This is an optimization exercise on Yosys and OpenROAD, whose aim is small area, not a production implementation. Only simulation tests tie the RTL to the original design; equivalence was not proved.

==> flow/design.v <==
`timescale 1ns / 1ps
module PS_DDR_Sender
(
	input i_clk,
	input i_rst,
	input i_start,
	output o_done,
	input [31:0] i_ddr_addr,
	input [31:0] i_ddr_data,  
	output [2:0] o_state,
	output [5:0]	M_AXI_AWID,
	output [31:0]	M_AXI_AWADDR,
	output [3:0]	M_AXI_AWLEN,
	output [2:0]	M_AXI_AWSIZE,
	output [1:0]	M_AXI_AWBURST,
	output			M_AXI_AWLOCK,
	output [3:0]	M_AXI_AWCACHE,
	output [2:0]	M_AXI_AWPROT,
	output [3:0]	M_AXI_AWQOS,
	output [3:0]	M_AXI_AWREGION,
	output [7:0]	M_AXI_AWUSER,
	output			M_AXI_AWVALID,
	input			M_AXI_AWREADY,
	output [31:0]	M_AXI_WDATA,
	output [3:0]	M_AXI_WSTRB,
	output			M_AXI_WLAST,
	output [7:0]	M_AXI_WUSER,
	output			M_AXI_WVALID,
	input			M_AXI_WREADY,
	input [5:0]		M_AXI_BID,
	input [1:0]		M_AXI_BRESP,
	input [7:0]		M_AXI_BUSER,
	input			M_AXI_BVALID,
	output			M_AXI_BREADY,
	output [5:0]	M_AXI_ARID,
	output [31:0]	M_AXI_ARADDR,
	output [3:0]	M_AXI_ARLEN,
	output [2:0]	M_AXI_ARSIZE,
	output [1:0]	M_AXI_ARBURST,
	output			M_AXI_ARLOCK,
	output [3:0]	M_AXI_ARCACHE,
	output [2:0]	M_AXI_ARPROT,
	output [3:0]	M_AXI_ARQOS,
	output [3:0]	M_AXI_ARREGION,
	output [7:0]	M_AXI_ARUSER,
	output			M_AXI_ARVALID,
	input			M_AXI_ARREADY,
	input [5:0]		M_AXI_RID,
	input [31:0]	M_AXI_RDATA,
	input [1:0]		M_AXI_RRESP,
	input			M_AXI_RLAST,
	input [7:0]		M_AXI_RUSER,
	input			M_AXI_RVALID,
	output			M_AXI_RREADY
);
	localparam IDLE = 0;
	localparam ADDR_WRITE = 1;
	localparam DATA_WRITE = 2;
	localparam RESP_WAIT = 3;
	localparam DONE = 4;
	reg [2:0] state;
	reg awvalid_reg;
	reg wvalid_reg;
	reg bready_reg;
	always @(posedge i_clk or negedge i_rst)
	begin
		if (~i_rst) 
		begin
			state <= IDLE;
			awvalid_reg <= 0;
			wvalid_reg  <= 0;
			bready_reg  <= 0;
		end 
		else 
		begin
			awvalid_reg <= awvalid_reg;
			wvalid_reg  <= wvalid_reg;
			bready_reg  <= bready_reg;
			case (state)
				IDLE : begin
					if (i_start) 
					begin
						state <= ADDR_WRITE;
						awvalid_reg <= 1;
					end
				end
				ADDR_WRITE : begin
					if (M_AXI_AWREADY) 
					begin
						state <= DATA_WRITE;
						awvalid_reg <= 0;
						wvalid_reg <= 1;
					end
				end
				DATA_WRITE : begin
					if (M_AXI_WREADY) 
					begin
						state <= RESP_WAIT;
						wvalid_reg <= 0;
						bready_reg <= 1;
					end
				end
				RESP_WAIT : begin
					if (M_AXI_BVALID) 
					begin
						state <= DONE;
						bready_reg <= 0;
					end
				end
				DONE : begin
					state <= IDLE;
				end
				default: begin
					state <= IDLE;
				end
            endcase
        end
    end
    assign M_AXI_AWVALID = awvalid_reg;
    assign M_AXI_WVALID  = wvalid_reg;
    assign M_AXI_BREADY  = bready_reg;
    assign o_state = state;
    assign o_done = (state == DONE);
    assign M_AXI_AWID		= 0;
    assign M_AXI_AWADDR		= i_ddr_addr;
    assign M_AXI_AWLEN		= 0;		 
    assign M_AXI_AWSIZE		= 3'b010;	 
    assign M_AXI_AWBURST	= 2'b01;	 
    assign M_AXI_AWLOCK		= 1'b0;		 
    assign M_AXI_AWCACHE	= 4'b0011;	 
    assign M_AXI_AWPROT		= 3'b000;	 
    assign M_AXI_AWQOS		= 4'h0;
    assign M_AXI_AWREGION	= 4'h0;
    assign M_AXI_AWUSER		= 8'b0;
    assign M_AXI_WDATA		= i_ddr_data;
    assign M_AXI_WSTRB		= 4'hF;		 
    assign M_AXI_WLAST		= (state == DATA_WRITE); 	 
    assign M_AXI_WUSER		= 8'b0;
    assign M_AXI_ARID		= 4'h0;
    assign M_AXI_ARADDR		= 32'd0;
    assign M_AXI_ARLEN		= 4'd0;
    assign M_AXI_ARSIZE		= 3'b010;
    assign M_AXI_ARBURST	= 2'b01;
    assign M_AXI_ARLOCK		= 1'b0;
    assign M_AXI_ARCACHE	= 4'b0011;
    assign M_AXI_ARPROT		= 3'b000;
    assign M_AXI_ARQOS		= 4'h0;
    assign M_AXI_ARREGION	= 4'h0;
    assign M_AXI_ARUSER		= 8'b0;
    assign M_AXI_ARVALID	= 1'b0;  
    assign M_AXI_RREADY		= 1'b0;  
endmodule
`timescale 1ns / 1ps
module SPI_AD7903 #
(
    parameter integer DATA_WIDTH = 16,               
    parameter integer T_CYCLE = 2,                  
    parameter integer DELAY = 2                     
)
(
    input i_rst,
    input i_clk,
    input i_spi_start,                               
    input [DATA_WIDTH - 1:0] i_mosi_data,            
    input miso,                                      
    output [DATA_WIDTH - 1:0] o_miso_data,           
    output mosi,                                     
    output cs,                                       
    output spi_clk,                                  
    output [2:0] o_spi_state
);
    parameter idle = 0;
    parameter delay_1 = 1;
    parameter run = 2;
    parameter delay_2 = 3;
    parameter done = 4;
    parameter CPOL = 0;                          
    parameter CPHA = 0;
    reg [2:0] state;
    reg [2:0] n_state;
    reg [$clog2(T_CYCLE) : 0] spi_clk_width_cnt;         
    reg [$clog2(DELAY) : 0] delay_1_cnt;
    reg [$clog2(DELAY) : 0] delay_2_cnt;
    reg [$clog2(DATA_WIDTH * 2) : 0] spi_clk_cnt;        
    reg [DATA_WIDTH - 1 : 0] miso_reg;
    reg [DATA_WIDTH - 1 : 0] mosi_reg;
    wire delay_1_flag;              
    wire delay_2_flag;
    reg spi_clk_flag;                    
    wire spi_data_comp_flag;             
    wire spi_data_load_flag;             
    wire spi_data_p_flag;                
    wire spi_data_n_flag;
    always @(posedge i_clk or negedge i_rst) 
    begin
        if (~i_rst)
            state <= idle;
        else 
            state <= n_state;
    end
    always @(*)
    begin
        case (state)
            idle :
            begin
                if (i_spi_start)
                    n_state <= delay_1;
                else
                    n_state <= idle;
            end
            delay_1 :
            begin
                if (delay_1_flag)
                    n_state <= run;
                else
                    n_state <= delay_1;
            end
            run :
            begin
                if (spi_data_comp_flag)
                    n_state <= delay_2;
                else
                    n_state <= run;
            end
            delay_2 :
            begin
                if (delay_2_flag)
                    n_state <= done;
                else
                    n_state <= delay_2;
            end
            done :
                n_state <= idle;
            default :
                    n_state <= idle;
        endcase
    end
    always @(posedge i_clk or negedge i_rst) 
    begin
        if (~i_rst)
            delay_1_cnt <= 0;
        else if ((state == delay_1) && (delay_1_cnt <= DELAY))
            delay_1_cnt <= delay_1_cnt + 1;
        else
            delay_1_cnt <= 0;
    end
    always @(posedge i_clk or negedge i_rst) 
    begin
        if (~i_rst)
            delay_2_cnt <= 0;
        else if ((state == delay_2) && (delay_2_cnt <= DELAY))
            delay_2_cnt <= delay_2_cnt + 1;
        else
            delay_2_cnt <= 0;
    end
    always @(posedge i_clk or negedge i_rst) 
    begin
        if (~i_rst)
            spi_clk_width_cnt <= T_CYCLE + 1;
        else if ((state == run) && (spi_clk_cnt <= (DATA_WIDTH * 2)))
        begin
            if (spi_clk_width_cnt >= T_CYCLE)
                spi_clk_width_cnt <= 0;
            else
                spi_clk_width_cnt <= spi_clk_width_cnt + 1;  
        end
        else
            spi_clk_width_cnt <= T_CYCLE + 1;
    end
    always @(posedge i_clk or negedge i_rst) 
    begin
        if (~i_rst)
            spi_clk_cnt <= 0;
        else if ((state == run) && (spi_clk_cnt <= (DATA_WIDTH * 2)))
        begin
            if (spi_clk_width_cnt == T_CYCLE)
                spi_clk_cnt <= spi_clk_cnt + 1;
            else
                spi_clk_cnt <= spi_clk_cnt;
        end
        else
            spi_clk_cnt <= 0;
    end
    always @(posedge i_clk or negedge i_rst) 
    begin
        if (~i_rst)
            spi_clk_flag <= CPOL;
        else if ((state == run) && (spi_clk_cnt <= (DATA_WIDTH * 2)))
        begin
            if (spi_clk_width_cnt == T_CYCLE)
            begin
                if (spi_clk_cnt == (DATA_WIDTH * 2))
                    spi_clk_flag <= spi_clk_flag;
                else
                    spi_clk_flag <= ~spi_clk_flag;
            end
            else
                spi_clk_flag <= spi_clk_flag;
        end
        else
            spi_clk_flag <= CPOL;
    end
    always @(posedge i_clk or negedge i_rst)
    begin
        if (~i_rst)
            miso_reg <= 0;
        else
        begin
            if (spi_data_p_flag)
            begin
                if (CPOL^CPHA)
                    miso_reg <= miso_reg;
                else
                    miso_reg <= {miso_reg[DATA_WIDTH - 2:0], miso};
            end
            else if (spi_data_n_flag)
            begin
                if (CPOL^CPHA)
                    miso_reg <= {miso_reg[DATA_WIDTH - 2:0], miso};
                else
                    miso_reg <= miso_reg;
            end
            else
                miso_reg <= miso_reg;
        end
    end
    always @(posedge i_clk or negedge i_rst)
    begin
        if (~i_rst)
            mosi_reg <= 0;
        else
        begin
            if (spi_data_p_flag)
            begin
                if (CPOL^CPHA)
                begin
                    if (CPHA)
                    begin
                        if (spi_clk_cnt == 1)        
                            mosi_reg <= mosi_reg;
                        else
                            mosi_reg <= {mosi_reg[DATA_WIDTH - 2:0], 1'b0};
                    end
                    else
                    begin
                        if (spi_clk_cnt == 0)
                            mosi_reg <= mosi_reg;
                        else
                            mosi_reg <= {mosi_reg[DATA_WIDTH - 2:0], 1'b0};
                    end
                end
                else
                    mosi_reg <= mosi_reg;
            end
            else if (spi_data_n_flag)
            begin
                if (CPOL^CPHA)
                    mosi_reg <= mosi_reg;
                else
                begin
                    if (CPHA)
                    begin
                        if (spi_clk_cnt == 1)
                            mosi_reg <= mosi_reg;
                        else
                            mosi_reg <= {mosi_reg[DATA_WIDTH - 2:0], 1'b0};
                    end
                    else
                    begin
                        if (spi_clk_cnt == 0)
                            mosi_reg <= mosi_reg;
                        else
                            mosi_reg <= {mosi_reg[DATA_WIDTH - 2:0], 1'b0};
                    end
                end  
            end
            else if (spi_data_load_flag)
                mosi_reg <= i_mosi_data;
            else
                mosi_reg <= mosi_reg;
        end
    end
    assign spi_clk = spi_clk_flag;
    assign spi_data_load_flag = (delay_1_cnt == (DELAY - 1)) ? 1 : 0;      
    assign spi_data_p_flag = ((spi_clk_width_cnt == 0) && (spi_clk_flag) && (spi_clk_cnt <= (DATA_WIDTH * 2))) ? 1 : 0;          
    assign spi_data_n_flag = ((spi_clk_width_cnt == 0) && (~spi_clk_flag) && (spi_clk_cnt <= (DATA_WIDTH * 2))) ? 1 : 0;
    assign delay_1_flag = (delay_1_cnt == DELAY) ? 1 : 0;
    assign delay_2_flag = (delay_2_cnt == DELAY) ? 1 : 0;
    assign spi_data_comp_flag = (spi_clk_cnt == ((DATA_WIDTH * 2) + 1)) ? 1 : 0;     
    assign cs = ((state == idle) || (state == done)) ? 1 : 0;
    reg [DATA_WIDTH - 1 : 0] miso_hold;
    always @(posedge i_clk or negedge i_rst)
    begin
        if (~i_rst)
            miso_hold <= 0;
        else if (spi_data_comp_flag)
            miso_hold <= miso_reg;
    end
    assign o_miso_data = (spi_data_comp_flag) ? miso_reg : miso_hold;              
    assign mosi = ( ~cs ) ? mosi_reg[DATA_WIDTH - 1] : 1'b0;
    assign o_spi_state = state;
endmodule
`timescale 1ns / 1ps
module ADC_AD7903 #
(
	parameter integer ADC_CONV_TIME = 130
)
(
	input i_rst,
	input i_clk,
	output o_adc_conv,							 
	input [2:0] i_spi_state,					 
	output o_spi_start,							 
	input [9:0] i_adc_freq,						 
	output [2:0] o_state
);
	parameter IDLE 	= 0;
	parameter CONV	= 1;
	parameter ACQ 	= 2;
	parameter DONE 	= 3;
	reg [2:0] state;
	reg [2:0] n_state;
	reg [9:0] adc_freq_cnt;		 
	wire adc_conv_flag;			 
	always @(posedge i_clk or negedge i_rst) 
	begin
		if (~i_rst)
			state <= IDLE;
		else 
			state <= n_state;
	end
	always @(*)
	begin
		case (state)
			IDLE 	: n_state = (adc_conv_flag) ? CONV : IDLE;
			CONV 	: n_state = (o_spi_start) ? ACQ : CONV;
			ACQ 	: n_state = (i_spi_state == 4) ? DONE : ACQ;
			DONE 	: n_state = IDLE;
			default : n_state <= IDLE;
		endcase
	end
	always @(posedge i_clk or negedge i_rst) 
	begin
		if (~i_rst)
			adc_freq_cnt <= 0;
		else
			adc_freq_cnt <= (adc_freq_cnt == i_adc_freq) ? 0 : adc_freq_cnt + 1;
	end
	assign o_state = state;
	assign o_adc_conv = (adc_freq_cnt < ADC_CONV_TIME);								 
	assign o_spi_start = (adc_freq_cnt == (ADC_CONV_TIME + 1));						 
	assign adc_conv_flag = ((adc_freq_cnt == 0) && (i_adc_freq >= 240)) ? 1 : 0;	 
endmodule
`timescale 1 ns / 1 ps
module ARRAY_S00_AXI #
(
	parameter integer MEM_SIZE = 10000,
	parameter integer C_S_AXI_DATA_WIDTH	= 0,
	parameter integer C_S_AXI_ADDR_NUM 		= 0,
	parameter integer C_S_AXI_ADDR_WIDTH	= $clog2(C_S_AXI_ADDR_NUM) + 2
)
(
	input [31:0] i_adc_data,							 
	output reg [31:0] o_user_gain,
	output reg [31:0] o_user_offset,
	output reg [9:0] o_adc_freq,						 
	output reg [$clog2(MEM_SIZE) : 0] o_ddr_size,		 
	input S_AXI_ACLK,
	input S_AXI_ARESETN,
	input [C_S_AXI_ADDR_WIDTH - 1 : 0] S_AXI_AWADDR,
	input [2:0] S_AXI_AWPROT,
	input S_AXI_AWVALID,
	output S_AXI_AWREADY,
	input [C_S_AXI_DATA_WIDTH - 1 : 0] S_AXI_WDATA,
	input [(C_S_AXI_DATA_WIDTH / 8) - 1 : 0] S_AXI_WSTRB,
	input S_AXI_WVALID,
	output S_AXI_WREADY,
	output [1:0] S_AXI_BRESP,
	output wire S_AXI_BVALID,
	input S_AXI_BREADY,
	input [C_S_AXI_ADDR_WIDTH - 1 : 0] S_AXI_ARADDR,
	input [2 : 0] S_AXI_ARPROT,
	input S_AXI_ARVALID,
	output S_AXI_ARREADY,
	output [C_S_AXI_DATA_WIDTH - 1 : 0] S_AXI_RDATA,
	output [1 : 0] S_AXI_RRESP,
	output S_AXI_RVALID,
	input S_AXI_RREADY
);
	reg [C_S_AXI_ADDR_WIDTH - 1 : 0] axi_awaddr;
	reg axi_awready;
	reg axi_wready;
	reg [1:0] axi_bresp;
	reg axi_bvalid;
	reg [C_S_AXI_ADDR_WIDTH-1 : 0] axi_araddr;
	reg axi_arready;
	reg [C_S_AXI_DATA_WIDTH-1 : 0] axi_rdata;
	reg [1:0] axi_rresp;
	reg axi_rvalid;
	localparam integer ADDR_LSB = 2;
	localparam integer OPT_MEM_ADDR_BITS = $clog2(C_S_AXI_ADDR_NUM) - 1;
	localparam [C_S_AXI_ADDR_NUM - 1 : 0] io_sel = {5'b11110};	 
	reg [C_S_AXI_DATA_WIDTH - 1 : 0] slv_reg[C_S_AXI_ADDR_NUM - 1 : 0];
	wire slv_reg_rden;
	wire slv_reg_wren;
	reg [C_S_AXI_DATA_WIDTH-1:0] reg_data_out;
	integer byte_index;
	reg aw_en;
	genvar i;
	integer j;
	always @( posedge S_AXI_ACLK )
	begin
		if ( S_AXI_ARESETN == 1'b0 )
		begin
			axi_awready <= 1'b0;
			aw_en <= 1'b1;
		end
		else
		begin
			if (~axi_awready && S_AXI_AWVALID && S_AXI_WVALID && aw_en)
			begin
				axi_awready <= 1'b1;
				aw_en <= 1'b0;
			end
			else if (S_AXI_BREADY && axi_bvalid)
			begin
				aw_en <= 1'b1;
				axi_awready <= 1'b0;
			end
			else
	          axi_awready <= 1'b0;
	    end 
	end
	always @( posedge S_AXI_ACLK )
	begin
		if ( S_AXI_ARESETN == 1'b0 )
			axi_awaddr <= 0;
		else
		begin
			if (~axi_awready && S_AXI_AWVALID && S_AXI_WVALID && aw_en)
				axi_awaddr <= S_AXI_AWADDR;
		end
	end
	always @( posedge S_AXI_ACLK )
	begin
		if ( S_AXI_ARESETN == 1'b0 )
			axi_wready <= 1'b0;
		else
		begin
			if (~axi_wready && S_AXI_WVALID && S_AXI_AWVALID && aw_en )
				axi_wready <= 1'b1;
			else
				axi_wready <= 1'b0;
		end 
	end
	generate
	for (i = 0; i < C_S_AXI_ADDR_NUM; i = i + 1)
	begin
		always @( posedge S_AXI_ACLK )
		begin
		if (io_sel[i])
		begin
			if (S_AXI_ARESETN == 1'b0)
				slv_reg[i] <= 0;
			else if (slv_reg_wren)
				if (axi_awaddr[ADDR_LSB+OPT_MEM_ADDR_BITS:ADDR_LSB] == i)
					for ( byte_index = 0; byte_index <= (C_S_AXI_DATA_WIDTH/8)-1; byte_index = byte_index+1 )
						if ( S_AXI_WSTRB[byte_index] == 1 ) 
							slv_reg[i][(byte_index*8) +: 8] <= S_AXI_WDATA[(byte_index*8) +: 8];
			else
				slv_reg[i] <= slv_reg[i];
			end
		end
	end
	endgenerate
	always @( posedge S_AXI_ACLK )
	begin
		if ( S_AXI_ARESETN == 1'b0 )
		begin
			axi_bvalid  <= 0;
			axi_bresp   <= 2'b0;
		end
		else
		begin
			if (axi_awready && S_AXI_AWVALID && ~axi_bvalid && axi_wready && S_AXI_WVALID)
			begin
				axi_bvalid <= 1'b1;
				axi_bresp  <= 2'b0;
			end
			else
			begin
				if (S_AXI_BREADY && axi_bvalid) 
					axi_bvalid <= 1'b0; 
			end
		end
	end
	always @( posedge S_AXI_ACLK )
	begin
		if ( S_AXI_ARESETN == 1'b0 )
		begin
			axi_arready <= 1'b0;
			axi_araddr  <= 32'b0;
		end
		else
		begin
			if (~axi_arready && S_AXI_ARVALID)
			begin
				axi_arready <= 1'b1;
				axi_araddr  <= S_AXI_ARADDR;
			end
			else
				axi_arready <= 1'b0;
		end
	end
	always @( posedge S_AXI_ACLK )
	begin
		if ( S_AXI_ARESETN == 1'b0 )
		begin
			axi_rvalid <= 0;
			axi_rresp  <= 0;
		end 
		else
		begin
			if (axi_arready && S_AXI_ARVALID && ~axi_rvalid)
			begin
				axi_rvalid <= 1'b1;
				axi_rresp  <= 2'b0;
			end
			else if (axi_rvalid && S_AXI_RREADY)
				axi_rvalid <= 1'b0;
		end
	end
	always @(*) 
	begin
		reg_data_out = 0;
		for (j = 0; j < C_S_AXI_ADDR_NUM; j = j + 1)
			if (axi_araddr[ADDR_LSB + OPT_MEM_ADDR_BITS : ADDR_LSB] == j)
				reg_data_out = slv_reg[j];
	end
	always @( posedge S_AXI_ACLK )
	begin
		if ( S_AXI_ARESETN == 1'b0 )
			axi_rdata  <= 0;
		else
		begin
			if (slv_reg_rden)
				axi_rdata <= reg_data_out;
		end
	end
	always @(posedge S_AXI_ACLK)
	begin
		slv_reg[0] <= i_adc_data;
	end
	always @(posedge S_AXI_ACLK)
	begin
		o_user_gain 	<= slv_reg[1];
		o_user_offset 	<= slv_reg[2];
		o_adc_freq 		<= slv_reg[3];
		o_ddr_size 		<= slv_reg[4];
	end
	assign S_AXI_AWREADY = axi_awready;
	assign S_AXI_WREADY = axi_wready;
	assign S_AXI_BRESP = axi_bresp;
	assign S_AXI_BVALID = axi_bvalid;
	assign S_AXI_ARREADY = axi_arready;
	assign S_AXI_RDATA = axi_rdata;
	assign S_AXI_RRESP = axi_rresp;
	assign S_AXI_RVALID = axi_rvalid;
	assign slv_reg_wren = axi_wready && S_AXI_WVALID && axi_awready && S_AXI_AWVALID;
	assign slv_reg_rden = axi_arready & S_AXI_ARVALID & ~axi_rvalid;
endmodule
`timescale 1 ns / 1 ps
	module TRBDS3_R1_1_TOP_ADC #
	(
		parameter integer DATA_WIDTH = 16,
		parameter integer DELAY = 2,
		parameter integer T_CYCLE = 2,					 
		parameter integer MEM_SIZE = 10000,				 
		parameter integer C_S_AXI_DATA_WIDTH = 32,								 
		parameter integer C_S_AXI_ADDR_NUM = 5,									 
		parameter integer C_S_AXI_ADDR_WIDTH = $clog2(C_S_AXI_ADDR_NUM) + 2,	 
		parameter integer ADC_CONV_TIME = 130,
		parameter integer DDR_OFFSET = 0,
		parameter integer DDR_CH_OFFSET = 32'h1000_0000
	)
	(
		input i_clk,
		input i_rst,
		input i_adc_spi_data,		 
		input i_beam_trg,			 
		output o_spi_adc_clk,		 
		output o_adc_conv,			 
		output o_adc_trg_irq,		 
		output [2:0] o_adc_state,
		(* X_INTERFACE_PARAMETER = "FREQ_HZ 200000000" *)
		output [31:0] m_axis_raw_adc_tdata,
		input m_axis_raw_adc_tready,
		output m_axis_raw_adc_tvalid,
		(* X_INTERFACE_PARAMETER = "FREQ_HZ 200000000" *)
		input [31:0] s_axis_float_adc_tdata,
		output s_axis_float_adc_tready,
		input s_axis_float_adc_tvalid,
		(* X_INTERFACE_PARAMETER = "FREQ_HZ 200000000" *)
		output [31:0] m_axis_user_gain_tdata,
		input m_axis_user_gain_tready,
		output m_axis_user_gain_tvalid,
		(* X_INTERFACE_PARAMETER = "FREQ_HZ 200000000" *)
		output [31:0] m_axis_user_offset_tdata,
		input m_axis_user_offset_tready,
		output m_axis_user_offset_tvalid,
		(* X_INTERFACE_PARAMETER = "FREQ_HZ 200000000" *)
		input [C_S_AXI_ADDR_WIDTH-1 : 0] s00_axi_awaddr,
		input [2 : 0] s00_axi_awprot,
		input s00_axi_awvalid,
		output s00_axi_awready,
		input [C_S_AXI_DATA_WIDTH-1 : 0] s00_axi_wdata,
		input [(C_S_AXI_DATA_WIDTH/8)-1 : 0] s00_axi_wstrb,
		input s00_axi_wvalid,
		output s00_axi_wready,
		output [1 : 0] s00_axi_bresp,
		output s00_axi_bvalid,
		input s00_axi_bready,
		input [C_S_AXI_ADDR_WIDTH-1 : 0] s00_axi_araddr,
		input [2 : 0] s00_axi_arprot,
		input s00_axi_arvalid,
		output s00_axi_arready,
		output [C_S_AXI_DATA_WIDTH-1 : 0] s00_axi_rdata,
		output [1 : 0] s00_axi_rresp,
		output s00_axi_rvalid,
		input s00_axi_rready,
		(* X_INTERFACE_PARAMETER = "FREQ_HZ 200000000" *)
		output [31:0] 	M_AXI_AWADDR,
		output 			M_AXI_AWVALID,
		input 			M_AXI_AWREADY,
		output [31:0] 	M_AXI_WDATA,
		output 			M_AXI_WLAST,
		output 			M_AXI_WVALID,
		input 			M_AXI_WREADY,
		input [5:0]		M_AXI_BID,
		input [1:0] 	M_AXI_BRESP,
		input [7:0]		M_AXI_BUSER,
		input 			M_AXI_BVALID,
		output 			M_AXI_BREADY
	);
	reg adc_trg_flag;
	reg [15:0] ddr_addr;
	wire [15:0] raw_adc_data_buf;
	wire adc_done_flag;
	wire ddr_done_flag;
	wire [2:0] adc_spi_state;
	wire adc_spi_start;
	wire [9:0] adc_freq;
	wire [$clog2(MEM_SIZE) : 0] ddr_size;
	always @(posedge i_clk or negedge i_rst) 
	begin
		if (~i_rst)
			adc_trg_flag <= 0;
		else if (~i_beam_trg)
			adc_trg_flag <= 1;
		else if (ddr_addr == ddr_size)
			adc_trg_flag <= 0;
		else
			adc_trg_flag <= adc_trg_flag;
	end
	always @(posedge i_clk or negedge i_rst) 
	begin
		if (~i_rst)
			ddr_addr <= 0;
		else if (ddr_done_flag)
			ddr_addr <= ddr_addr + 1;
		else if (!adc_trg_flag)
			ddr_addr <= 0;
		else
			ddr_addr <= ddr_addr;
	end
	ARRAY_S00_AXI #
	(
		.MEM_SIZE(MEM_SIZE),
		.C_S_AXI_DATA_WIDTH(C_S_AXI_DATA_WIDTH),
		.C_S_AXI_ADDR_NUM(C_S_AXI_ADDR_NUM),
		.C_S_AXI_ADDR_WIDTH(C_S_AXI_ADDR_WIDTH)
	) 
	u_ARRAY_S00_AXI 
	(
		.i_adc_data(s_axis_float_adc_tdata),
		.o_user_gain(m_axis_user_gain_tdata),
		.o_user_offset(m_axis_user_offset_tdata),
		.o_adc_freq(adc_freq),
		.o_ddr_size(ddr_size),
		.S_AXI_ACLK(i_clk),
		.S_AXI_ARESETN(i_rst),
		.S_AXI_AWADDR(s00_axi_awaddr),
		.S_AXI_AWPROT(s00_axi_awprot),
		.S_AXI_AWVALID(s00_axi_awvalid),
		.S_AXI_AWREADY(s00_axi_awready),
		.S_AXI_WDATA(s00_axi_wdata),
		.S_AXI_WSTRB(s00_axi_wstrb),
		.S_AXI_WVALID(s00_axi_wvalid),
		.S_AXI_WREADY(s00_axi_wready),
		.S_AXI_BRESP(s00_axi_bresp),
		.S_AXI_BVALID(s00_axi_bvalid),
		.S_AXI_BREADY(s00_axi_bready),
		.S_AXI_ARADDR(s00_axi_araddr),
		.S_AXI_ARPROT(s00_axi_arprot),
		.S_AXI_ARVALID(s00_axi_arvalid),
		.S_AXI_ARREADY(s00_axi_arready),
		.S_AXI_RDATA(s00_axi_rdata),
		.S_AXI_RRESP(s00_axi_rresp),
		.S_AXI_RVALID(s00_axi_rvalid),
		.S_AXI_RREADY(s00_axi_rready)
	);
	ADC_AD7903 #
	(
		.ADC_CONV_TIME(ADC_CONV_TIME)
	)
	u_ADC_AD7903
	(
		.i_rst(i_rst),
		.i_clk(i_clk),
		.o_adc_conv(o_adc_conv),
		.i_spi_state(adc_spi_state),
		.o_spi_start(adc_spi_start),
		.i_adc_freq(adc_freq),						 
		.o_state(o_adc_state)
	);
	SPI_AD7903 #
	(
		.DATA_WIDTH(DATA_WIDTH),
		.T_CYCLE(T_CYCLE),
		.DELAY(DELAY)
	)
	u_SPI_AD7903
	(
		.i_rst(i_rst),
		.i_clk(i_clk),
		.i_spi_start(adc_spi_start),
		.i_mosi_data(16'd0),
		.miso(i_adc_spi_data),
		.o_miso_data(raw_adc_data_buf),
		.spi_clk(o_spi_adc_clk),
		.o_spi_state(adc_spi_state)
	);
	PS_DDR_Sender u_PS_DDR_Sender
	(
		.i_clk(i_clk),
		.i_rst(i_rst),
		.i_start(s_axis_float_adc_tvalid && adc_trg_flag),
		.o_done(ddr_done_flag),
		.i_ddr_addr((ddr_addr * 4) + DDR_OFFSET + DDR_CH_OFFSET),
		.i_ddr_data(s_axis_float_adc_tdata),
		.o_state(),
		.M_AXI_AWID(),
		.M_AXI_AWADDR(M_AXI_AWADDR),
		.M_AXI_AWLEN(),
		.M_AXI_AWSIZE(),
		.M_AXI_AWBURST(),
		.M_AXI_AWLOCK(),
		.M_AXI_AWCACHE(),
		.M_AXI_AWPROT(),
		.M_AXI_AWQOS(),
		.M_AXI_AWREGION(),
		.M_AXI_AWUSER(),
		.M_AXI_AWVALID(M_AXI_AWVALID),
		.M_AXI_AWREADY(M_AXI_AWREADY),
		.M_AXI_WDATA(M_AXI_WDATA),
		.M_AXI_WSTRB(),
		.M_AXI_WLAST(M_AXI_WLAST),
		.M_AXI_WUSER(),
		.M_AXI_WVALID(M_AXI_WVALID),
		.M_AXI_WREADY(M_AXI_WREADY),
		.M_AXI_BID(M_AXI_BID),
		.M_AXI_BRESP(M_AXI_BRESP),
		.M_AXI_BUSER(M_AXI_BUSER),
		.M_AXI_BVALID(M_AXI_BVALID),
		.M_AXI_BREADY(M_AXI_BREADY),
		.M_AXI_ARID(),
		.M_AXI_ARADDR(),
		.M_AXI_ARLEN(),
		.M_AXI_ARSIZE(),
		.M_AXI_ARBURST(),
		.M_AXI_ARLOCK(),
		.M_AXI_ARCACHE(),
		.M_AXI_ARPROT(),
		.M_AXI_ARQOS(),
		.M_AXI_ARREGION(),
		.M_AXI_ARUSER(),
		.M_AXI_ARVALID(),
		.M_AXI_ARREADY(1'b0),
		.M_AXI_RID(6'd0),
		.M_AXI_RDATA(32'd0),
		.M_AXI_RRESP(2'd0),
		.M_AXI_RLAST(1'b0),
		.M_AXI_RUSER(8'd0),
		.M_AXI_RVALID(1'b0),
		.M_AXI_RREADY()
	);
	assign m_axis_raw_adc_tdata = (raw_adc_data_buf[15] == 0) ? {16'd0, raw_adc_data_buf} : 0;
	assign s_axis_float_adc_tready = 1;
	assign m_axis_raw_adc_tvalid = (adc_spi_state == 4);
	assign o_adc_trg_irq = ~adc_trg_flag;
	assign m_axis_user_gain_tvalid = 1;
	assign m_axis_user_offset_tvalid = 1;
endmodule
==> flow/run.sh <==
#!/bin/bash
# synth_recipe.tcl (not shown) runs the flow's synth.tcl, then flattens the netlist and writes it again
# the make line also repeats each setting of config.mk as NAME=value (left out here)
make -C /OpenROAD-flow-scripts/flow DESIGN_CONFIG=/design/flow/config.mk WORK_HOME=/design/flow/orfs CLKGATE_MAP_FILE= SYNTH_SCRIPT=/design/flow/synth_recipe.tcl finish
==> flow/config.mk <==
export PLATFORM = sky130hd
export DESIGN_NAME = TRBDS3_R1_1_TOP_ADC
export DESIGN_NICKNAME = TRBDS3_R1_1_TOP_ADC
export VERILOG_FILES = /design/flow/design.v
export SDC_FILE = /design/flow/constraint.sdc
export NUM_CORES = 4
export LEC_CHECK = 0
export CAP_MARGIN = 20
export CORE_MARGIN = 2
export CORE_UTILIZATION = 40
export SLEW_MARGIN = 20
==> flow/constraint.sdc <==
create_clock -name core_clock -period 5.0 [get_ports {i_clk}]
set_input_delay 1.0000 -clock core_clock [delete_from_list [all_inputs] [get_ports {i_clk}]]
set_output_delay 1.0000 -clock core_clock [all_outputs]
set_load 0.01 [all_outputs]
### Local utilization

The die is cut into 19 by 19 equal tiles; dark purple is low, yellow is high, 0 to 100% covered.
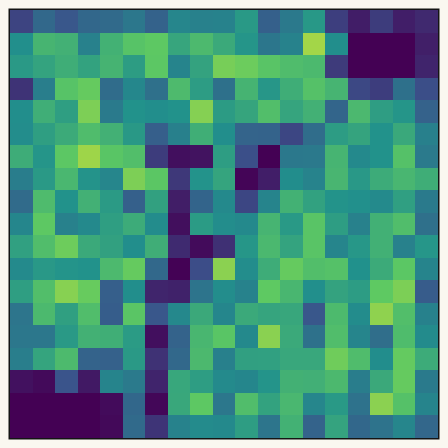
tiles over 75% full	5.8%
nearly empty tiles	5.0%
mean over tiles	48%

### Critical path on the layout

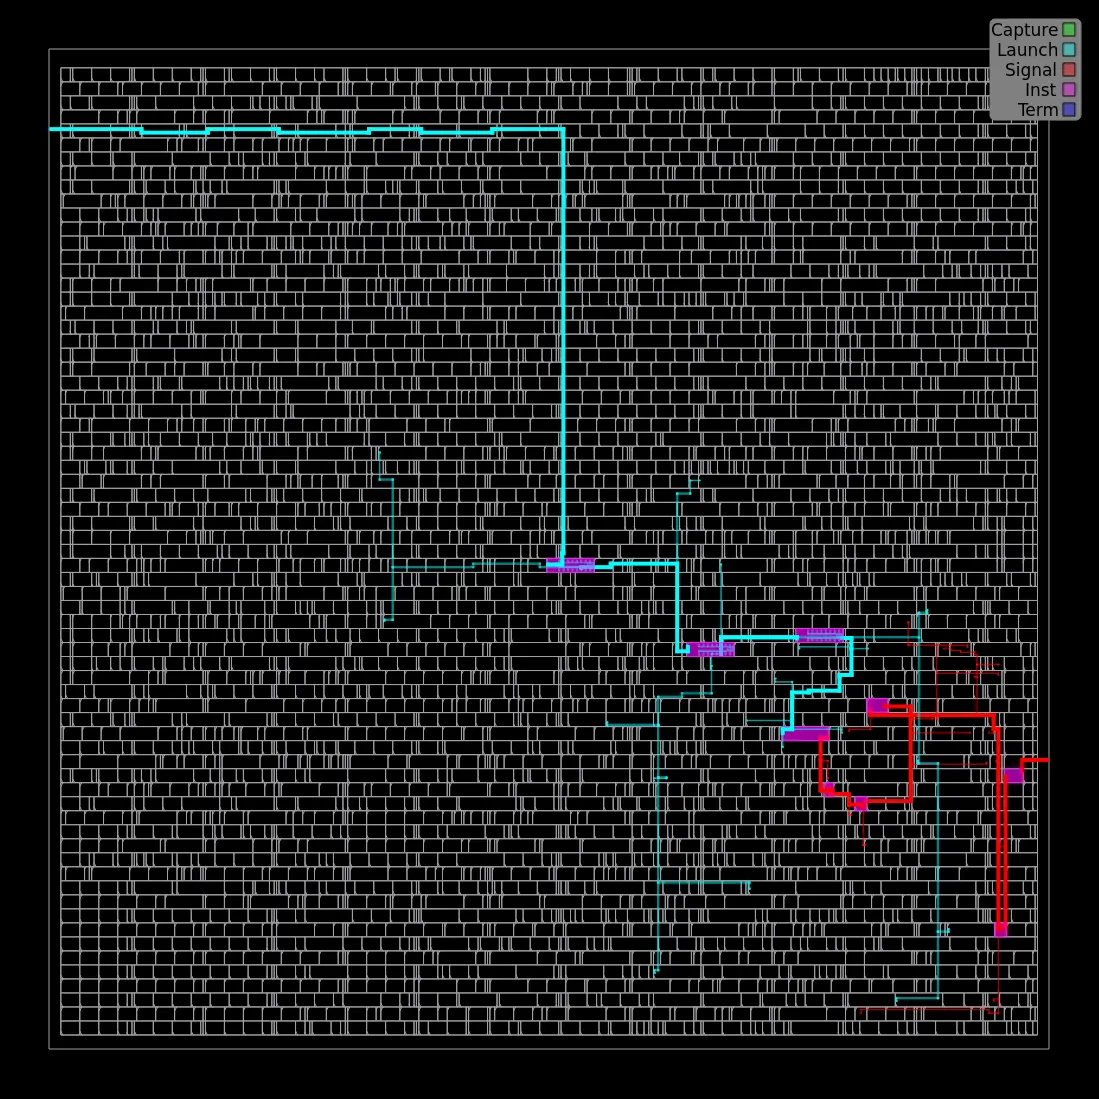
Final TNS setup: 0 ps
worst setup margin: 915 ps
fin cells: 2091
final core occ: 52.1%
post-route minimum period: 4080 ps

### Routed metal, one colour a layer

The bar under the picture is 50 um long.
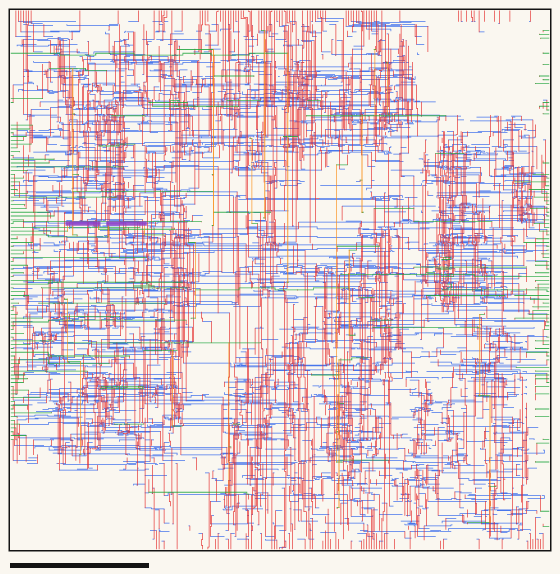
colour	layer	wire length
purple	met5	23.9 um
red	met2	18000 um
orange	met4	823 um
blue	met1	17400 um
green	met3	2310 um

==> impl_metrics.toml <==
[run_status]
outcome = "no timing/DRC/antenna violations"

[synth]
postSynth.asyncResetShare_pct = 22.1
ys_seq_area_share_pct = 55.0
yosys_most_used_dff = "dfxtp_1"
ys_ff_latch = 376
ys_warn_count = 6

[worst_setup_path]
cp.required_ps = 4000
rr_endpoint = "u_ARRAY_S00_AXI.axi_rdata[12]$_SDFFE_PN0P_"
rrSetupSlack_ps = 2340
path_max_fanout = 16
crit_path_end = "m_axis_raw_adc_tdata[11]"
arrival_ps = 3080

[sta]
fin_skew_ps = 12.1
maxSlewHeadroom_pct = 24.1
worst_slew_pin_slew_ps = 1140
rsz0062_at_grt = "false"
finalHoldViolCount = 0

[clock_network]
worst_skew_pair.late_latency_ps = 530
h-tree-depth = 2
cts-root-buf = "clkbuf_16"
postCtsHoldBufs = 0
clk_pin_slew_ps = 60
post_cts_resized = 0
clkSinkCount = 376

[global_routing]
first_global_vias = 10692
grt.overflow.total = 0
grt_antenna_before_repair = 2
grt_first_pass_wirelength_mm = 60.1
grt_usage_pct = 20.0

[floorplan]
initial_core_util_pct = 40.6
fp-row-count = 69

[power]
leakage_nw = 7.48
powerDensity_nw_per_um2 = 363
p_sw_mw = 1.52
p_clk_share_pct = 46.4
ir_drop_v = 0.000308
p_total_mw = 6.72
p_seq_share_pct = 46.5

[cells_and_area]
final_common_cell = "dfxtp_1"
layout_common_cells = "291 x dfxtp_1, 262 x nand2_1, 259 x clkdlybuf4s50_1, 123 x mux2i_1, 81 x dfrtp_1"
largest_register_ffs = 160

[placement]
placed_area_um2 = 17100
hpwl_mm = 25.5

[detailed_routing]
wl_met2_mm = 18.0
via_count = 10535
ant_nets = 0
dr.pass1.iters = 5
wl_met3_mm = 2.31
wl_per_cell_um = 18.5

[min_path]
worstHoldPathCells = 0
## cell type report
class                           count  area (um^2)  area share (%)
Sequential cell                   376         7950            42.9
Multi-Input combinational cell    884         5770            31.1
Timing Repair Buffer              277         2730            14.8
Clock buffer                       58         1210            6.54
Tap cell                          461          577            3.11
Clock inverter                     18          220            1.19
Inverter                           16         60.1           0.324
Antenna cell                        1         2.50          0.0135
## per-layer routing
metal | vias up | GRT usage [%]
met5 | - | 0
met1 | 5066 | 26.8
li1 | 5120 | -
met2 | 287 | 33.0
met3 | 58 | 4.30
met4 | 4 | 5.11
## synth_stat cells, drive strengths merged (2+ instances only)
library cell	number	area share [%]
nor2b	42	1.8
o2bb2ai	31	1.9
and4	4	0.24
o211ai	5	0.26
mux2	33	2.6
nand4	15	0.65
clkbuf	74	1.9
or3	3	0.14
nor3	6	0.21
buf	79	4.0
dfstp	2	0.36
o31ai	3	0.16
nand2	262	6.8
a31oi	36	1.6
o221ai	32	1.9
nor2	32	0.83
nor4	5	0.22
dfrtp	81	14
and2	8	0.35
dfxtp	293	41
or2	3	0.13
nand3	31	1.1
or4	8	0.47
mux4	3	0.47
nor3b	5	0.26
a311oi	2	0.12
a21oi	9	0.31
o21ai	25	0.87
nand3b	3	0.16
ha	10	0.87
inv	16	0.42
and3	10	0.43
conb	2	0.052
xnor2	29	1.8
mux2i	123	8.5
a21boi	43	2.2
xor2	9	0.55
## per-stage QoR
step / utilization (%) / hold WS (ps)
5_1_grt: 52.1 / 368
3_3_place_gp: 48.0 / 354
6_report: 52.1 / 363
3_5_place_dp: 48.0 / 359
2_1_floorplan: - / 346
4_1_cts: 52.1 / 359
## worst max-delay path: stages (launching register included)
cell	delay (ps)
dfrtp_1	410
nor3_1	370
and3_1	490
mux2_2	530
nor2b_1	200
clkdlybuf4s50_1	560
## kinds of logic after synthesis
| logic type | after synthesis | synth area share (%) |
|---|---|---|
| other | 2 | 0.0520 |
| buffers and inverters | 169 | 6.32 |
| AO/OA/AOI/OAI | 194 | 9.80 |
| XOR/XNOR | 38 | 2.30 |
| AND/OR/NAND/NOR | 442 | 14.1 |
| multiplexers | 159 | 11.6 |
| adder cells (fa/ha/maj) | 10 | 0.866 |
| flip-flops | 376 | 55.0 |

==> re-timing with driven ports <==
No port has a modelled driver above. Below, the same layout with a new extraction and two added sets of constraints. Step 1 assumes that a clkbuf_16 drives the clock port and a buf_2 every other input. Step 2 adds t to the input delays and takes it off the output delays; t is the mean of the earliest and latest rising clock arrival at the registers after step 1. Input paths then give back, and output paths get back, about the clock's delay inside the block. a / b / c = no drivers / after step 1 / after step 2; a / b = the first two.
t, ns: 0.584
setup WS [ns]: 0.915 / 0.858 / 1.418
worst setup path after step 2: input to register
After both steps setup and hold are still met in this run. For this run, drivers alone change the setup slack by -0.057 ns; drivers and shift together by +0.503 ns.
